From an optimization exercise on the open Yosys and OpenROAD flow, aimed at a short achievable clock period and few clock cycles; shortcuts taken in it are not production practice.
At most, simulation tests tie the RTL to the original design; equivalence was not proved.
Some runs may be left out. An edit can pass the tests and still lose a function that they never use.
Function not checked in run 2: the RTL went through the layout flow alone.

File: design/flow/standard.sh
#!/bin/bash
# synth_recipe.tcl (not shown) runs the flow's synth.tcl, then flattens the netlist and writes it again
# the make line also repeats each setting of config.mk as NAME=value (left out here)
make -C /OpenROAD-flow-scripts/flow DESIGN_CONFIG=/design/flow/config.mk WORK_HOME=/design/flow/orfs CLKGATE_MAP_FILE= SYNTH_SCRIPT=/design/flow/synth_recipe.tcl "${@:-finish}"
File: design/flow/config.mk
export PLATFORM = sky130hd
export DESIGN_NAME = MIPS
export DESIGN_NICKNAME = MIPS
export VERILOG_FILES = /design/flow/design.v
export SDC_FILE = /design/flow/constraint.sdc
export NUM_CORES = 4
export LEC_CHECK = 0
export CAP_MARGIN = 20
export CORE_MARGIN = 2
export CORE_UTILIZATION = 40
export SLEW_MARGIN = 20
export SYNTH_HIERARCHICAL = 1
export SYNTH_MINIMUM_KEEP_SIZE = 0
File: design/flow/design.v
module RegisterFile(clk, ra1, ra2, rd1, rd2, we1, wa1, wd1, we2, wa2, wd2);
	input clk;
	input [4:0] ra1, ra2, wa1, wa2;
	input [31:0] wd1, wd2;
	input we1, we2;
	output [31:0] rd1, rd2;
	reg [31:0] R [0:31];
	integer i;
	always @(posedge clk) begin
		for (i = 0; i < 32; i = i + 1) begin
			if (we1 && wa1 == i)
				R[i] <= wd1;
			else if (we2 && wa2 == i)
				R[i] <= wd2;
		end
	end
	assign rd1 = R[ra1];
	assign rd2 = R[ra2];
endmodule
module MulDiv(clk, rst, start_mul, start_div, A, B, busy, HI, LO);
	input clk, rst, start_mul, start_div;
	input [31:0] A, B;
	output busy;
	output [31:0] HI, LO;
	reg mphase;
	reg [31:0] MA, MB;
	reg [31:0] PHI, PLO;		 
	wire [63:0] prod = $signed(MA) * $signed(MB);
	reg lastdiv;
	reg [2:0] dcnt;
	reg [31:0] DR, DQ, DD;
	reg [33:0] D3;
	reg qneg, rneg;
	wire [31:0] absA = A[31] ? -A : A;
	wire [31:0] absB = B[31] ? -B : B;
	reg [31:0] r, q;
	reg [33:0] sh;
	reg [34:0] t1, t2, t3;
	integer k;
	always @(*) begin
		r = DR;
		q = DQ;
		for (k = 0; k < 4; k = k + 1) begin
			sh = {r, q[31:30]};
			t1 = {1'b0, sh} - {3'b0, DD};
			t2 = {1'b0, sh} - {2'b0, DD, 1'b0};
			t3 = {1'b0, sh} - {1'b0, D3};
			q = {q[29:0], 2'b00};
			if (!t3[34]) begin
				r = t3[31:0];
				q[1:0] = 2'd3;
			end else if (!t2[34]) begin
				r = t2[31:0];
				q[1:0] = 2'd2;
			end else if (!t1[34]) begin
				r = t1[31:0];
				q[1:0] = 2'd1;
			end else
				r = sh[31:0];
		end
	end
	assign busy = mphase | (dcnt != 3'd0);
	assign LO = !lastdiv ? PLO : qneg ? -DQ : DQ;
	assign HI = !lastdiv ? PHI : rneg ? -DR : DR;
	always @(posedge clk) begin
		if (rst) begin
			mphase <= 1'b0;
			dcnt <= 3'd0;
		end else begin
			mphase <= start_mul;
			if (start_mul)
				dcnt <= 3'd0;
			else if (start_div)
				dcnt <= 3'd4;
			else if (dcnt != 3'd0)
				dcnt <= dcnt - 3'd1;
		end
	end
	always @(posedge clk) begin
		if (start_mul) begin
			MA <= A;
			MB <= B;
		end
		if (mphase) begin
			PHI <= prod[63:32];
			PLO <= prod[31:0];
		end
		if (start_div)
			lastdiv <= 1'b1;
		else if (mphase)
			lastdiv <= 1'b0;
		if (start_div) begin
			DR <= 32'b0;
			DQ <= absA;
			DD <= absB;
			D3 <= {2'b0, absB} + {1'b0, absB, 1'b0};
			qneg <= (A[31] ^ B[31]) && B != 32'b0;
			rneg <= A[31];
		end else if (dcnt != 3'd0) begin
			DR <= r;
			DQ <= q;
		end
	end
endmodule
module NextPC(Inst, FPC, fpc4, jrguess, early_sel, early_val, next);
	input [31:0] Inst, FPC, fpc4, jrguess, early_val;
	input early_sel;
	output [31:0] next;
	wire [5:0] fop = Inst[31:26];
	wire f_j = fop[5:1] == 5'b00001;
	wire f_br = fop[5:1] == 5'b00010;
	wire fsame = Inst[25:21] == Inst[20:16];
	wire f_jr = fop == 6'b000111;
	wire spred = f_j | f_jr | (f_br & (fop[0] ^ fsame));
	wire [9:0] fbt = fpc4[11:2] + Inst[9:0];
	wire [31:0] starget = f_j ? {{14{Inst[15]}}, Inst[15:0], 2'b00} : f_jr ? {jrguess[29:0], 2'b00} : {FPC[31:12], fbt, 2'b00};
	assign next = early_sel ? early_val : spred ? starget : fpc4;
endmodule
module MIPS(clk,rst,InstAdd,Inst,MemAdd,WriteData,MemRead,MemWrite,MemReadData);
	input clk,rst;
	input[31:0] Inst,MemReadData;
	output[31:0] InstAdd,MemAdd,WriteData;
	output MemRead,MemWrite;
	reg [31:0] FPC;			 
	reg [31:0] IA;			 
	reg [31:0] IR, IPC;		 
	reg IV;				 
	reg [31:0] HIR, HPC;		 
	reg useHold;
	assign InstAdd = IA;
	reg [31:0] MemAddR, WDR;
	reg MemReadR, MemWriteR;
	assign MemAdd = MemAddR;
	assign WriteData = WDR;
	assign MemRead = MemReadR;
	assign MemWrite = MemWriteR;
	reg [31:0] MDR;			 
	reg rsq;			 
	reg LP1, LP2;			 
	reg [4:0] LD1, LD2;		 
	wire [31:0] EI = useHold ? HIR : IR;
	wire [31:0] EPC = useHold ? HPC : IPC;
	wire EV = useHold | IV;
	wire [5:0] op = EI[31:26];
	wire [4:0] rs = EI[25:21];
	wire [4:0] rt = EI[20:16];
	wire [4:0] rd = EI[15:11];
	wire [31:0] simm = {{16{EI[15]}}, EI[15:0]};
	wire i_add  = op == 6'b100000;
	wire i_sub  = op == 6'b100010;
	wire i_and  = op == 6'b100100;
	wire i_or   = op == 6'b100101;
	wire i_xor  = op == 6'b100110;
	wire i_slt  = op == 6'b101010;
	wire i_addi = op == 6'b001000;
	wire i_slti = op == 6'b001010;
	wire i_lui  = op == 6'b001111;
	wire i_mult = op == 6'b011000;
	wire i_div  = op == 6'b011010;
	wire i_mflo = op == 6'b010000;
	wire i_mfhi = op == 6'b010001;
	wire i_lw   = op == 6'b100011;
	wire i_sw   = op == 6'b101011;
	wire i_beq  = op == 6'b000100;
	wire i_bne  = op == 6'b000101;
	wire i_j    = op == 6'b000010;
	wire i_jal  = op == 6'b000011;
	wire i_jr   = op == 6'b000111;
	wire rtype = i_add | i_sub | i_and | i_or | i_xor | i_slt;
	wire uses_rt = rtype | i_mult | i_div | i_sw | i_beq | i_bne;
	wire uses_rs = uses_rt | i_addi | i_slti | i_lw | i_jr;
	wire [31:0] rf1, rf2;
	wire [31:0] a = (LP2 && LD2 == rs) ? MDR : rf1;
	wire [31:0] b = (LP2 && LD2 == rt) ? MDR : rf2;
	wire md_busy;
	wire ld_haz = LP1 && ((uses_rs && LD1 == rs) || (uses_rt && LD1 == rt));
	wire md_haz = (i_mflo | i_mfhi) && md_busy;
	wire stall = EV && (ld_haz || md_haz);
	wire ex = EV && !stall;
	wire [31:0] bi = (i_addi | i_slti) ? simm : b;
	wire [31:0] sum = a + bi;
	wire [31:0] dif = a - b;
	wire lt = $signed(a) < $signed(bi);
	wire [31:0] pc4 = EPC + 32'd4;
	wire [31:0] MDHI, MDLO;
	reg [31:0] res;
	always @(*) begin
		case (1'b1)
			i_add, i_addi: res = sum;
			i_sub:  res = dif;
			i_and:  res = a & b;
			i_or:   res = a | b;
			i_xor:  res = a ^ b;
			i_slt, i_slti: res = {31'b0, lt};
			i_lui:  res = {EI[15:0], 16'b0};
			i_mflo: res = MDLO;
			i_mfhi: res = MDHI;
			default: res = pc4;	 
		endcase
	end
	wire we1 = ex && (rtype | i_addi | i_slti | i_lui | i_mflo | i_mfhi | i_jal);
	wire [4:0] wa1 = rtype ? rd : (i_addi | i_slti) ? rt : i_jal ? 5'd31 : rs;
	RegisterFile RF(clk, rs, rt, rf1, rf2, we1, wa1, res, LP2, LD2, MDR);
	MulDiv MD(clk, rsq, ex && i_mult, ex && i_div, a, b, md_busy, MDHI, MDLO);
	wire eq = a == b;
	wire taken = (i_beq & eq) | (i_bne & ~eq) | i_j | i_jal | i_jr;
	wire [31:0] btgt = pc4 + {simm[29:0], 2'b00};
	wire [31:0] target = i_jr ? {a[29:0], 2'b00} : (i_j | i_jal) ? {simm[29:0], 2'b00} : btgt;
	wire [31:0] nextpc = taken ? target : pc4;
	wire redirect = ex && (FPC != nextpc);
	wire [31:0] fpc4 = FPC + 32'd4;
	wire early_sel = rsq | stall | redirect;
	wire [31:0] early_val = rsq ? 32'b0 : stall ? FPC : nextpc;
	wire [31:0] fnext, fnext_o;
	NextPC NP(Inst, FPC, fpc4, res, early_sel, early_val, fnext);
	NextPC NPO(Inst, FPC, fpc4, res, early_sel, early_val, fnext_o);
	always @(posedge clk) begin
		IR <= Inst;
		FPC <= fnext;
		IA <= fnext_o;
		IPC <= FPC;
		MDR <= MemReadData;
		if (stall) begin
			HIR <= EI;
			HPC <= EPC;
		end
		rsq <= rst;
		MemReadR <= !rst && !rsq && ex && i_lw;
		MemWriteR <= !rst && !rsq && ex && i_sw;
		if (rsq) begin
			IV <= 1'b0;
			useHold <= 1'b0;
			LP1 <= 1'b0;
			LP2 <= 1'b0;
		end else begin
			IV <= !stall && !redirect;
			useHold <= stall;
			LP1 <= ex && i_lw;
			LP2 <= LP1 && !(we1 && wa1 == LD1);
		end
		if (ex && (i_lw | i_sw))
			MemAddR <= a + simm;
		if (ex && i_sw)
			WDR <= b;
		LD1 <= rt;
		LD2 <= LD1;
	end
endmodule
File: design/flow/constraint.sdc
create_clock -name core_clock -period 115.0 [get_ports {clk}]
set_input_delay 23.0000 -clock core_clock [delete_from_list [all_inputs] [get_ports {clk}]]
set_output_delay 23.0000 -clock core_clock [all_outputs]
set_load 0.01 [all_outputs]
File: design/flow/flow/run.sh
#!/bin/bash
# The standard layout, with the timing repair steps asked to leave 91 ns
# of setup slack at the 115 ns clock (paths of at most 24 ns), so that they
# also shorten the paths from the inputs and to the outputs.
set -euo pipefail
bash standard.sh SETUP_SLACK_MARGIN=91 finish > make_finish.log 2>&1
**Run 1: met1 routing**

Drawn at 1 px/µm. Supply wires on this layer in grey.
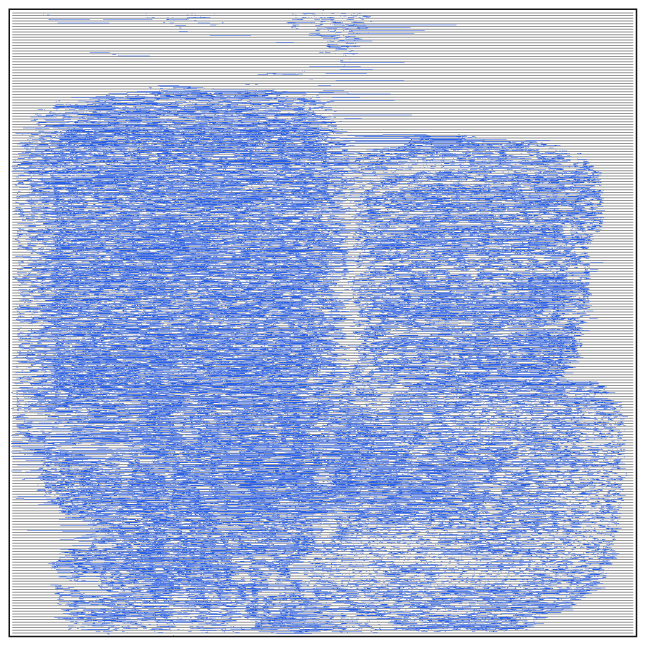
wire length on this layer	261 mm
main direction	horizontal
nets with wire on the layer	16896

**Run 1: placement density heat map**

Drawn at 0.5 px/µm. The die is cut into 31 by 31 equal tiles; white is low, dark blue is high, 0 to 100% covered.
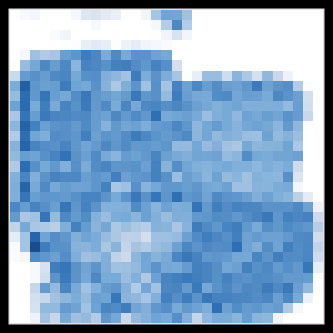
nearly empty tiles	18%
tiles over 75% full	1.0%
fullest tile	88%
mean over tiles	42%
emptiest ninth of the die	top right
Initial Util: 40.2%
Core Util, Final: 44.4%
total core area: 0.385 mm²

==> notes.md, run 1 <==
- Die Height: 626 µm
- Synth cell types: between 100 and 150
- Final Hold Viols: 0
- Max reg flops: between 1000 and 1500
- R2r setup slk: around 95000 ps
- Seq_cells: 1593
- Final hold slack: 443 ps
- Reg2reg start: MD.D3[0]
- Top reg by flops: RF.R
- Hpwl dp: 482000 µm
- Commonest non-fill, non-tap cell in the layout: nand2_1
- Pins Over Slew Limit: 0
- Clock root buffer: clkbuf_16
- Asr flop ratio synth: 0%
- Post_cts resized: roughly 580
- Non-CTS buffers: 736
- Slowest CP cell: edfxtp_1
- Post-CTS Setup Repair Bufs: 22
- Multi-Input Combinational: 11900
- CP Launch Type: flop
- Cell breakdown of the critical path: buf_2
- Post-synth top area share: 26.8%
- DR vias: between 100k and 150k
- Gr busiest metal: met2
- Status: no timing/DRC/antenna violations
- Via-to-Cell Ratio: 6.59
- Critical path class: flop to output port
- Layout cell share with drive strength beyond 1: 15.7%
- Leading cell types by count after synthesis: 1628 x nand2_1, 1572 x inv_1, 1379 x edfxtp_1, 1100 x fa_1, 1078 x mux2_2
- Clock Path Buffers: 4
- Initial drt markers: 21600
- Predominant post-synthesis flop cell: edfxtp_1
- Synthesized area per cell: 9.63 µm²
- Routed len/inst: between 30 and 40 µm
- Final GP Congestion: 1.02
- WHS Path Cells: 0
- Multi-input logic area: roughly 0.10 mm²
- Die Span X: 626 µm
- Global Route met1 Usage: 44.0%
- Tcrit/Tclk final: a little over a fifth
- Top Layer Used: met5
- Adder-cell share of the synthesized area: 21.0%
- Most frequent cells in the layout: 1608 x nand2_1, 1567 x inv_1, 1379 x edfxtp_1
- Clock Latency Late Sink: 950 ps
- Grt met2 use: 51.3%
- R2R depth: 60
- Slowest Stage Delay on Critical Path: 390 ps
- Clock Pin Slew Worst Setup and Hold Paths: approximately 60 ps
- Slew headroom: 12.3%
- Routed Antenna Nets: 0
- Sequential cell area: 0.0458 mm²
- Crit path max-delay family: flip-flops
- N_taps: 5060
- Largest family of logic cells by synthesized area: adder cells
- Critical path fanouts, max: 1
- Crit path to: WriteData[10]
- 1st-pass router iterations: 13
- Yosys Warn Count: 10
- CTS H-tree lvls: 4
- Largest net degree at the start of global routing: 97
- # setup viols final: 0
- Met1 wire length: roughly 260000 µm
- Crit Reg-Reg Endpoint: MD.DR[14]
- Max Clk Rate: 40.9 MHz
- Flops & latches, synth: roughly 1600
- Clock sinks: around 1600
- Initial antenna violation count: 59
- Synth area leaders: edfxtp_1 27%, fa_1 14%, mux2_2 7.9%
- GR Util met3: between 10% and 20%
- Hold path endpoint: LD2[4]
- Syn Inst Count: 16100
- NonClk Buf Share: roughly 3.4%
- CP required: just over 90000 ps
- Inverters: 1573
- Clock Skews: 105 ps
- Crit path DAT: 1470 ps
- Fraction of area in multi-input gates: 58.9%
- Register area share after synthesis: between 20 and 30%
- Largest area class, layout: multi-input gates
- Clock network area share: 3.62%
- Nets: 18000
- Met3 WL: 102000 µm
- Global Route Usage Sum: 35.9%
- XOR/XNOR share of the synthesized area: 3.99%
- Yosys top cell by area: edfxtp_1
- Regs by FF count: RF.R (1024), MD.D3 (34)
- Tmin final: 24470 ps
- Port-buffer cells: 163
- I/O Pins: 164
- TritonCTS clock tree: done
- Most common cell in the netlist: nand2_1
- Worst setup path start: WDR[10]
- Clock buffers: 234
- Synthesis-to-finish area growth: 10.7%
- EDFF count, synth: 1379
- Min-delay src: LD1[4]
- Vias in the first global route: between 100k and 150k
- Buffer and inverter count on the worst path: 1
- Total CTS buffers: ~190
- WP depth: 1
- Metal2 WL: 294000 µm
- Mux contribution to synthesized area: 9.11%
- Hold WC Path Type: flop to flop
- MaxCap Viol Count: 0
- Seq area share: 26.7%
- CTS hold repair buffers: 0
- RSZ-0062 raised after global routing: true
- First-pass GRT wire length: 1000000 µm
- Post-synthesis compound-gate area fraction: 16.7%
- Worst slew pin tran: 1280 ps
- GRT overflow: 0
- Fillers: 37300
- Synth Area in Simple Gates: 13.0%
- Setup TNS: 0 ps
- Antenna Cells: 81
- Mapped Area: 0.155 mm²
- CP endpoint kind: output port
- # DRC: 0
Testbench counts for the RTL of run 1, summed over its fixed seeds: cycles 19,031.
**Run 1: clock wires, drivers and flops**

Drawn at 1 px/µm.
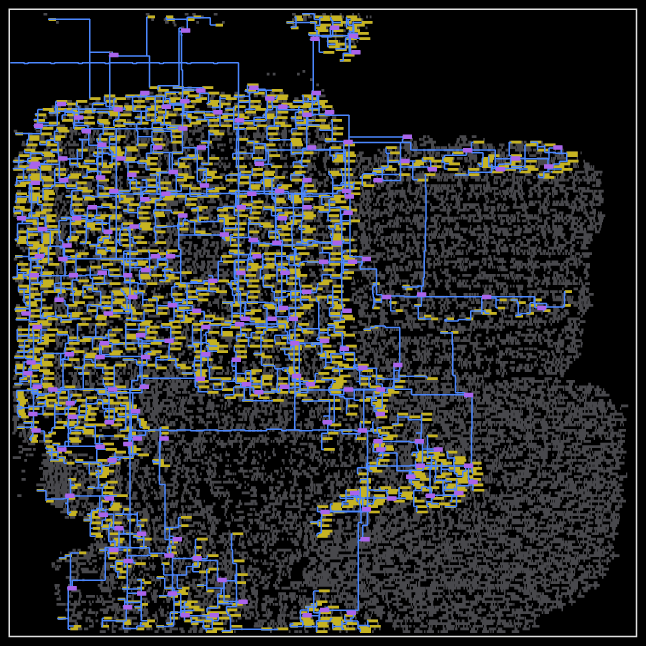
[yellow] flip-flops | count: 1593
[purple] cells driving clock nets | count: 187
[blue] clock wires | length: 24.6 mm
routed clock nets	188

**Run 1: top view of the die**

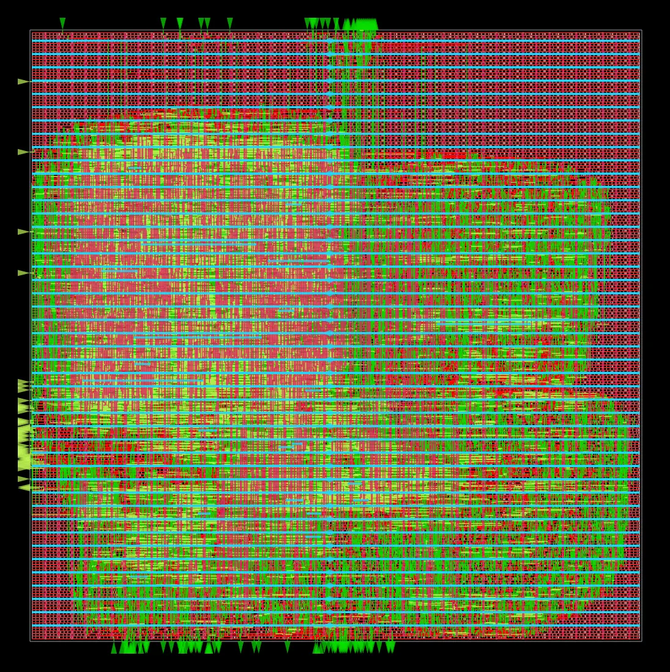
Post-Route WL: 724000 µm
DIE AREA: 0.392 mm²
Core Rows: 228
fin area: 0.171 mm²

[run 1: kinds of logic (layout without fill, tap and decap cells)]
| group | Yosys count | in the layout |
|---|---|---|
| mux | 1268 | 1268 |
| xor+xnor | 704 | 704 |
| buf+inv | 2584 | 2648 |
| fa+ha+maj | 1937 | 1937 |
| flops | 1593 | 1593 |
| compound gates | 3778 | 3778 |
| simple gates | 4192 | 4194 |
| other cells | 0 | 81 |
[run 1: metrics by stage]
stage	setup slack, ps	utilization [%]	instance area (µm²)	cells
after floorplan	90400	-	155000	16100
after global placement	88890	42.5	164000	20800
after detailed placement	88830	42.5	164000	20800
after CTS	90490	44.2	170000	21200
after global routing	90510	44.4	171000	21200
final	90530	44.4	171000	21300
[run 1: worst reg2reg max path: cells and delay by family (launching register included)]
family | cells | cell delay, ps
flops | 1 | 590
compound gates | 43 | 13610
simple gates | 8 | 2720
fa+ha+maj | 5 | 1770
mux | 2 | 900
buf+inv | 2 | 520
[run 1: Yosys stat by module (local to each module, per instance)]
module        area, µm²  copies in the design
MulDiv            70200                     1
NextPC             1740                     2
RegisterFile      57000                     1
MIPS              24000                     1
**Run 1: routed metal per tile**

Drawn at 0.5 px/µm. The die is cut into 31 by 31 equal tiles; white is low, dark blue is high, scaled to the fullest tile. Values are wire area over tile area, all layers added.
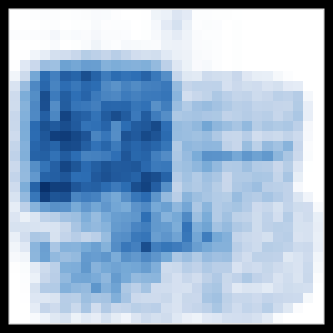

==> run 2: a larger rewrite; changed files in full <==
removed: design/flow/flow/run.sh
removed: design/flow/standard.sh
==> design/flow/design.v <==
module MUX#(parameter N = 1) (A,B,s,OUT);
	input[N - 1:0] A,B;
	input s;
	output[N - 1:0] OUT;
	assign OUT = (s)? B : A;
endmodule 
module SignExtend(A,B);
	input[15:0] A;
	output [31:0] B;
	assign B = { {16{A[15]}},A } ;
endmodule
module Reg(clk,rst,A,B);
	input clk,rst;
	input[31:0] A;
	output [31:0] B;
	reg[31:0] data;
	always @(posedge clk) begin
		if(rst)
			data <= 32'b0;
		else
			data <= A;
	end
	assign B = data;
endmodule
module RegisterFile#(parameter N = 1)(clk,ReadRegister1, ReadRegister2, WriteRegister, WriteData, RegWrite, ReadData1, ReadData2);
	input clk;
	input [4:0] ReadRegister1, ReadRegister2, WriteRegister;	
	input [31:0]WriteData;
	input RegWrite;
	output[31:0] ReadData1,ReadData2;
	reg [31:0] Mem [0:N-1];
	always@(posedge clk) begin
		if(RegWrite == 1'b1)
			Mem[WriteRegister] <= WriteData;
	end
	assign ReadData1 = Mem[ReadRegister1];
	assign ReadData2 = Mem[ReadRegister2];
endmodule
module ALU(clk, A, B, ALU, hi, lo, zero);
	input clk;
	input [31:0] A, B;
	input [3:0] ALU;
	output reg [31:0] hi, lo;
	output reg zero;
	reg[31:0] LO,HI;
	wire [63:0] prod = $signed(A) * $signed(B);
	wire [31:0] absA = A[31] ? -A : A;
	wire [31:0] absB = B[31] ? -B : B;
	wire [31:0] uq = absA / absB;
	wire [31:0] ur = absA % absB;
	wire [31:0] quot = (B == 32'b0) ? 32'hFFFFFFFF : ((A[31] ^ B[31]) ? -uq : uq);
	wire [31:0] rem  = (B == 32'b0) ? A : (A[31] ? -ur : ur);
	always @(posedge clk) begin
		case(ALU)
			4'b0001 : begin
				LO <= prod[31:0];
				HI <= prod[63:32];
			end
			4'b0011 : begin
				LO <= quot;
				HI <= rem;
			end
			default : ;
		endcase
	end
	always@(*)begin
		case(ALU)
			4'b0000 : begin
				lo = $signed(A) + $signed(B);
				hi = 32'b0;
				zero = ( {hi, lo}==64'b0 )?1:0;
			end
			4'b0010 : begin
				lo = $signed(A) - $signed(B);
				hi = 32'b0;
				zero = ({hi, lo}==64'b0)?1:0;
			end
			4'b0100 : begin
				lo = $signed(A) & $signed(B);
				hi = 32'b0;
				zero = ({hi, lo}==64'b0)?1:0;
			end
			4'b0101 : begin
				lo = $signed(A) | $signed(B);
				hi = 32'b0;
				zero = ({hi, lo}==64'b0)?1:0;
			end
			4'b0110 : begin
				lo = $signed(A) ^ $signed(B);
				hi = 32'b0;
				zero = ({hi, lo}==64'b0)?1:0;
			end
			4'b0111 : begin
				hi = 32'b0;
				lo = ($signed(A) < $signed(B))?32'b1 : 32'b0;
				zero = ({hi, lo}==64'b0)?1:0;
			end
			4'b1000 : begin
				hi = 32'b0;
				lo = 32'b0;
				zero = (A == B)?1:0;
			end
			4'b0001, 4'b0011, 4'b1001: begin 
				lo = LO;
				hi = HI;
				zero = ({HI, LO}==64'b0)?1:0;
			end
			default : {hi, lo, zero} = 65'b0;
		endcase
	end
endmodule
module Controller(Instruction, clk, 
	RegDst, RegWrite, AluSrc, MemRead, MemWrite, MemToReg, branch, LoOrHi, j, jr, jal, Lui, beqOrbne,
	LuiOrMf, AluControl);
	input [31:0] Instruction;
	input clk;
	output RegDst, RegWrite, AluSrc, MemRead, MemWrite, MemToReg, branch, LoOrHi, j, jr, jal, Lui, beqOrbne,
	LuiOrMf;
	output reg [3:0] AluControl;
	reg [13:0] OutSignals;
	always@(*)begin
		case(Instruction[31:26])
			6'b001000:begin 
				OutSignals=14'b01100000000000;
				AluControl = 4'b0;
			end
			6'b100000:begin 
				OutSignals=14'b11000000000000;
				AluControl = 4'b0;
			end
			6'b100010:begin 
				OutSignals=14'b11000000000000;
				AluControl = 4'b0010;
			end
			6'b100100:begin 
				OutSignals=14'b11000000000000;
				AluControl = 4'b0100;
			end
			6'b100101:begin 
				OutSignals=14'b11000000000000;
				AluControl = 4'b0101;
			end
			6'b100110:begin 
				OutSignals=14'b11000000000000;
				AluControl = 4'b0110;
			end
			6'b101010:begin 
				OutSignals=14'b11000000000000;
				AluControl = 4'b0111;
			end
			6'b001010:begin 
				OutSignals=14'b01100000000000;
				AluControl = 4'b0111;
			end
			6'b011000:begin 
				OutSignals=14'b0;
				AluControl = 4'b0001;
			end
			6'b011010:begin 
				OutSignals=14'b0;
				AluControl = 4'b0011;
			end
			6'b100011:begin 
				OutSignals=14'b01110100000000;
				AluControl = 4'b0;
			end
			6'b101011:begin 
				OutSignals=14'b00101000000000;
				AluControl = 4'b0;
			end
			6'b010000:begin 
				OutSignals=14'b01000000000001;
				AluControl = 4'b1001;
			end
			6'b010001:begin 
				OutSignals=14'b01000001000001;
				AluControl = 4'b1001;
			end
			6'b000010:begin 
				OutSignals=14'b00000000100000;
				AluControl = 4'b0;
			end
			6'b000011:begin 
				OutSignals=14'b01000000101000;
				AluControl = 4'b0;
			end
			6'b000111:begin 
				OutSignals=14'b00000000110000;
				AluControl = 4'b0;
			end
			6'b000100:begin 
				OutSignals=14'b00000010000010;
				AluControl = 4'b1000;
			end
			6'b000101:begin 
				OutSignals=14'b00000010000000;
				AluControl = 4'b1000;
			end
			6'b001111:begin 
				OutSignals=14'b01000000000101;
				AluControl = 4'b0;
			end
			default:begin
				OutSignals=14'b0;
				AluControl = 4'b0;
			end
		endcase
	end
	assign {RegDst,RegWrite,AluSrc,MemRead,MemWrite,MemToReg,branch,LoOrHi,j,jr,jal,Lui,beqOrbne,LuiOrMf} = OutSignals;
endmodule
module DataPath(clk,rst,Inst,InstAdd,
		ReadReg1,ReadReg2,ReadData1,ReadData2,RegDst,WriteReg,RegData,
		jal,branch,beqorne,jr,j,
		ALUSrc,ALUControl,
		MemAdd,MemData,MemReadData,MemtoReg,
		lui,loorhi,luiormf);
	input[31:0] Inst,ReadData1,ReadData2,MemReadData;
	input[3:0] ALUControl;
	input RegDst,jal,ALUSrc,MemtoReg,lui,loorhi,branch,beqorne,jr,j,luiormf,clk,rst;
	output[31:0] InstAdd,MemAdd,MemData,RegData;
	output [4:0] ReadReg1,ReadReg2,WriteReg;
	wire[31:0] jumpRegOrimm;
	wire[31:0] pcADD4,Extended,ALUB,ALUlo,ALUhi,lo,PC,LUIout,LO,newPC,toPC;
	wire[4:0] WReg,writeReg;
	wire ALUzero,PCSrc;
	Reg ProgramCounter(clk,rst,(newPC),PC);
	assign pcADD4 = PC + 4;
	assign ReadReg1 = Inst[25:21];
	assign ReadReg2 = Inst[20:16];
	assign MemAdd = (ALUlo);
	assign MemData = ReadData2;
	assign InstAdd = PC;
	MUX#(1) mux1((branch&~ALUzero),(branch&ALUzero),beqorne,PCSrc);
	MUX#(5) mux2(Inst[20:16],Inst[15:11],RegDst,WReg);
	MUX#(5) mux3(WReg,5'd31,jal,writeReg);
	MUX#(5) mux4(writeReg,Inst[25:21],luiormf,WriteReg);
	MUX#(32) mux5(ReadData2,Extended,ALUSrc,ALUB);
	MUX#(32) mux6(ALUlo,MemReadData,MemtoReg,lo);
	MUX#(32) mux7(lo,({Inst[15:0],16'b0}),lui,LUIout);
	MUX#(32) mux8(LUIout,ALUhi,loorhi,LO);
	MUX#(32) mux9(LO,pcADD4,jal,RegData);
	MUX#(32) mux10(pcADD4,(pcADD4 + {Extended[29:0],2'b0}),PCSrc,toPC);
	MUX#(32) mux12(toPC,jumpRegOrimm,j,newPC);
	MUX#(32) mux11({Extended[29:0],2'b0},{ReadData1[29:0],2'b0},jr,jumpRegOrimm);
	SignExtend SE(Inst[15:0],Extended);
	ALU alu(clk,ReadData1,ALUB,ALUControl,ALUhi,ALUlo,ALUzero);
endmodule
module MIPS(clk,rst,InstAdd,Inst,MemAdd,WriteData,MemRead,MemWrite,MemReadData);
	input clk,rst;
	input[31:0] Inst,MemReadData;
	output[31:0] InstAdd,MemAdd,WriteData;
	output MemRead,MemWrite;
	wire RegDst,RegWrite,MemtoReg,lui,loorhi,luiormf,ALUSrc,jal,branch,beqorne,jr,j;
	wire[3:0] ALUControl;
	wire[4:0] ReadRegister1, ReadRegister2, WriteRegister;
	wire[31:0]  ReadData1, ReadData2, RegData;
	Controller CU(Inst, clk, 
	RegDst, RegWrite, ALUSrc, MemRead, MemWrite, MemtoReg, branch, loorhi, j, jr, jal, lui, beqorne,
	luiormf, ALUControl);
	DataPath DP (clk,rst,Inst,InstAdd,
		    ReadRegister1, ReadRegister2, ReadData1, ReadData2, RegDst, WriteRegister, RegData,
		    jal,branch,beqorne,jr,j,		 
	      	    ALUSrc,ALUControl,			 
		    MemAdd,WriteData,MemReadData,MemtoReg, 	 
		    lui,loorhi,luiormf);	 
	RegisterFile#(32) RF(clk,ReadRegister1, ReadRegister2, WriteRegister, RegData, RegWrite, ReadData1, ReadData2);	
endmodule
==> design/flow/run.sh <==
#!/bin/bash
# synth_recipe.tcl (not shown) runs the flow's synth.tcl, then flattens the netlist and writes it again
# the make line also repeats each setting of config.mk as NAME=value (left out here)
make -C /OpenROAD-flow-scripts/flow DESIGN_CONFIG=/design/flow/config.mk WORK_HOME=/design/flow/orfs CLKGATE_MAP_FILE= SYNTH_SCRIPT=/design/flow/synth_recipe.tcl finish
==> design/flow/config.mk <==
export PLATFORM = sky130hd
export DESIGN_NAME = MIPS
export DESIGN_NICKNAME = MIPS
export VERILOG_FILES = /design/flow/design.v
export SDC_FILE = /design/flow/constraint.sdc
export NUM_CORES = 4
export LEC_CHECK = 0
export CAP_MARGIN = 20
export CORE_MARGIN = 2
export CORE_UTILIZATION = 40
export SLEW_MARGIN = 20
**Run 2: routed metal per tile**

Drawn at 0.5 px/µm. The die is cut into 28 by 28 equal tiles; white is low, dark blue is high, scaled to the fullest tile. Values are wire area over tile area, all layers added.
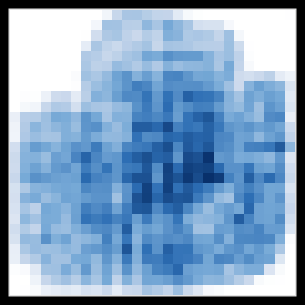
densest ninth of the die	middle
emptiest ninth of the die	top left
fullest tile	0.73
mean over tiles	0.31
Post-Route WL: 577000 µm
routed len/inst: 32.2 µm
DR vias: 112000
Global Route Usage Sum: 34.9%

**Run 2: clock wires, drivers and flops**

Drawn at 1 px/µm.
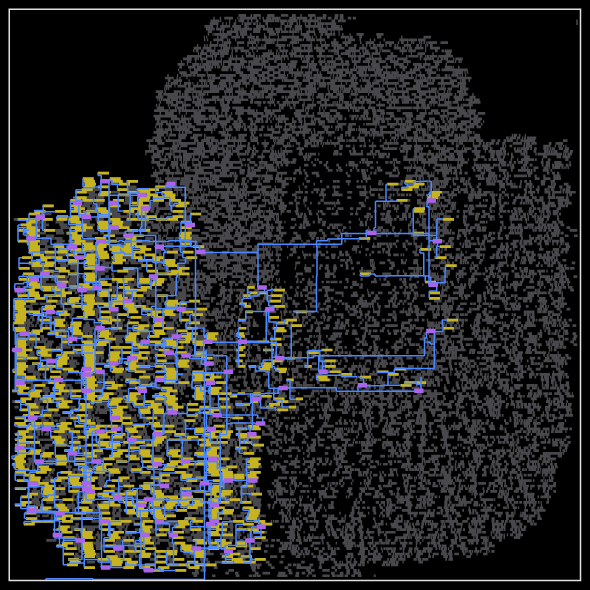
[blue] clock wires | length: 14600 µm
[purple] cells driving clock nets | count: 116
[yellow] flip-flops | count: 1118
routed clock nets	117
Clock Skews: 130 ps

==> notes.md, run 2 <==
- Status: no timing/DRC/antenna violations
- Yosys top cell by area: edfxtp_1
- WP depth: roughly 430
- Reg2reg start: RF.Mem[15][9]
- Worst slew pin tran: 1330 ps
- Mux contribution to synthesized area: 11.2%
- Synthesis-to-finish area growth: 12.9%
- EDFF count, synth: 1088
- Critical path fanouts, max: 40
- Total core area: between 0.3 and 0.4 mm²
- Synthesized area per cell: between 9 and 10 µm²
- CP required: 115570 ps
- Min-delay src: DP.ProgramCounter.data[21]
- Core Util, Final: a little under half
- First-pass GRT wire length: slightly above 800000 µm
- Initial Util: between 40% and 50%
- Clock Pin Slew Worst Setup and Hold Paths: 80 ps
- Crit Reg-Reg Endpoint: DP.alu.LO[30]
- Final Hold Viols: 0
- Slowest Stage Delay on Critical Path: just under 800 ps
- R2R depth: 428
- CTS hold repair buffers: 0
- Crit path to: DP.alu.LO[30]
- Clock Latency Late Sink: 850 ps
- Final hold slack: 840 ps
- Hold WC Path Type: flop to flop
- Leading cell types by count after synthesis: 1468 x nand2_1, 1362 x inv_1, 1110 x nor2_1, 1088 x edfxtp_1, 1087 x fa_1
- Yosys Warn Count: 4
- Largest net degree at the start of global routing: 71
- Core Rows: 207
- DIE AREA: approximately 0.32 mm²
- Tmin final: 110610 ps
- # placed instances: 17600
- Most frequent cells in the layout: 1458 x nand2_1, 1359 x inv_1, 1088 x edfxtp_1
- Final WS setup: 4390 ps
- Synth cell types: 118
- Max Clk Rate: 9.04 MHz
- Setup TNS: 0 ps
- Top reg by flops: RF.Mem
- CP endpoint kind: flop
- Via-to-Cell Ratio: 6.27
- Buffer and inverter count on the worst path: 43
- I/O Pins: 164
- Syn Inst Count: 13200
- Regs by FF count: RF.Mem (1024), DP.alu.HI (32), DP.alu.LO (32)
- Most common cell in the netlist: nand2_1
- # setup viols final: 0
- Global Route met1 Usage: 44.0%
- Register area share after synthesis: around a quarter
- Post-synthesis compound-gate area fraction: 13.4%
- Nets: 15600
- WHS Path Cells: 3
- Initial antenna violation count: 49
- Vias in the first global route: 109000
- Final GP Congestion: roughly 1.1
- Grt met2 use: 53.4%
- Adder-cell share of the synthesized area: 25.2%
- XOR/XNOR share of the synthesized area: 4.36%
- Gr busiest metal: met2
- Non-Filler Instances: between 15000 and 20000
- GRT overflow: 0
- CTS H-tree lvls: 3
- Mapped Area: between 0.1 and 0.15 mm²
- Tcrit/Tclk final: 96.2%
- GR Util met3: 7.23%
- CP Launch Type: input pin
- # DRC: 0
- Hold path endpoint: DP.ProgramCounter.data[21]
- Critical path class: input pin to flop
- Port-buffer cells: 161
- Slew headroom: 11.0%
- Post-synth top area share: between 20% and 30%
- Crit path DAT: about 110000 ps
- Worst setup path start: Inst[16]
- Post-CTS Setup Repair Bufs: 16
- Routed Antenna Nets: 0
- Die Span X: around 570 µm
- Die Height: approximately 570 µm
- TritonCTS clock tree: done
- Crit path max-delay family: compound AO/OA/AOI/OAI gates
- Clock Path Buffers: 3
- Placed instance area: 0.139 mm²
- Fillers: 30300
- R2r setup slk: 26910 ps
- Synth Area in Simple Gates: between 10% and 20%
- Largest family of logic cells by synthesized area: adder cells
- Layout cell share with drive strength beyond 1: around 14%
- Asr flop ratio synth: 0%
- Pins Over Slew Limit: 0
- Initial drt markers: 13400
- Slowest CP cell: or4_1
- Flops & latches, synth: 1118
- Synth area leaders: edfxtp_1 26%, fa_1 17%, ha_1 8.2%
- 1st-pass router iterations: 6
- Fin area: 0.145 mm²
- Hpwl dp: 434000 µm
- Post_cts resized: 33
- Clock sinks: 1118
- Most used cell, CP: o21a_1
- Clock root buffer: clkbuf_16
- Max reg flops: a little over 1000
- Pre-CTS WS: -3620 ps
- Commonest non-fill, non-tap cell in the layout: nand2_1
- Predominant post-synthesis flop cell: edfxtp_1
- Total CTS buffers: 116
- MaxCap Viol Count: 0
**Run 2: placement density heat map**

Drawn at 0.5 px/µm. The die is cut into 28 by 28 equal tiles; white is low, dark blue is high, 0 to 100% covered.
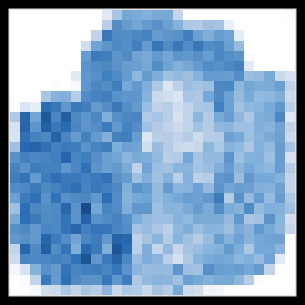
densest ninth of the die	left middle
tiles over 75% full	3.3%
emptiest ninth of the die	top left
fullest tile	89%

[run 2: changes by cell type after synthesis, moves of 162 or more]
cell,delta
a22oi_1,-652
buf_2,-166
and2_1,-283
mux4_2,+370
mux2i_1,+321
edfxtp_1,-291
mux2_2,-997
inv_1,-210
a21oi_1,-162
nor2_1,+284
clkbuf_1,-242
dfxtp_1,-184
[run 2: routing by layer]
metal	routed length, µm	vias up	share of wire (%)
li1	-	47400	-
met1	217000	56400	37
met2	253000	6756	44
met3	57600	1671	10
met4	49800	42	8.6
met5	293	-	0.051
[run 2: worst min-delay path, delay by kind of cell (launching register included)]
kind | cells | cell delay, ps
AO/OA/AOI/OAI | 1 | 80
XOR/XNOR | 1 | 200
flip-flops | 1 | 350
multiplexers | 1 | 150
[run 2: layout make-up]
| class | instances | area [µm²] | area share, % |
|---|---|---|---|
| multi-input cells | 9993 | 88700 | 61.3 |
| flip-flops and latches | 1118 | 33300 | 23.0 |
| repair buffers | 968 | 8270 | 5.72 |
| inverters | 1406 | 5290 | 3.65 |
| well taps | 4180 | 5230 | 3.62 |
| clock buffers | 137 | 3000 | 2.08 |
| clock inverters | 78 | 810 | 0.560 |
| diodes | 32 | 80.1 | 0.0554 |

[separate check: timing with driven ports]
The results above use ideal ports. As a check the final layouts listed here were re-extracted and re-timed, cells and wires unchanged. Step 1 (the two cells are an assumption about what drives the block):
set clk [get_ports {clk}]
set_driving_cell -lib_cell sky130_fd_sc_hd__clkbuf_16 $clk
set_driving_cell -lib_cell sky130_fd_sc_hd__buf_2 [delete_from_list [all_inputs] $clk]
Step 2 moves the port delays by t, midway between the first and last clock arrival at a register: inputs arrive t later, outputs are due t later. That takes back most of the time a late clock gives input paths. Three values: ideal, step 1, step 2; two values: the first two.
run | t, ns | slack for setup (ns) | worst setup path at the end
run 1 | 1.004 | 90.530 / 90.423 / 89.862 | input to register
run 2 | 0.867 | 4.395 / 4.287 / 3.421 | input to register
After both steps setup and hold are still met in every run listed. For run 2, which loses most, drivers alone change the setup slack by -0.108 ns; drivers and shift together by -0.974 ns.
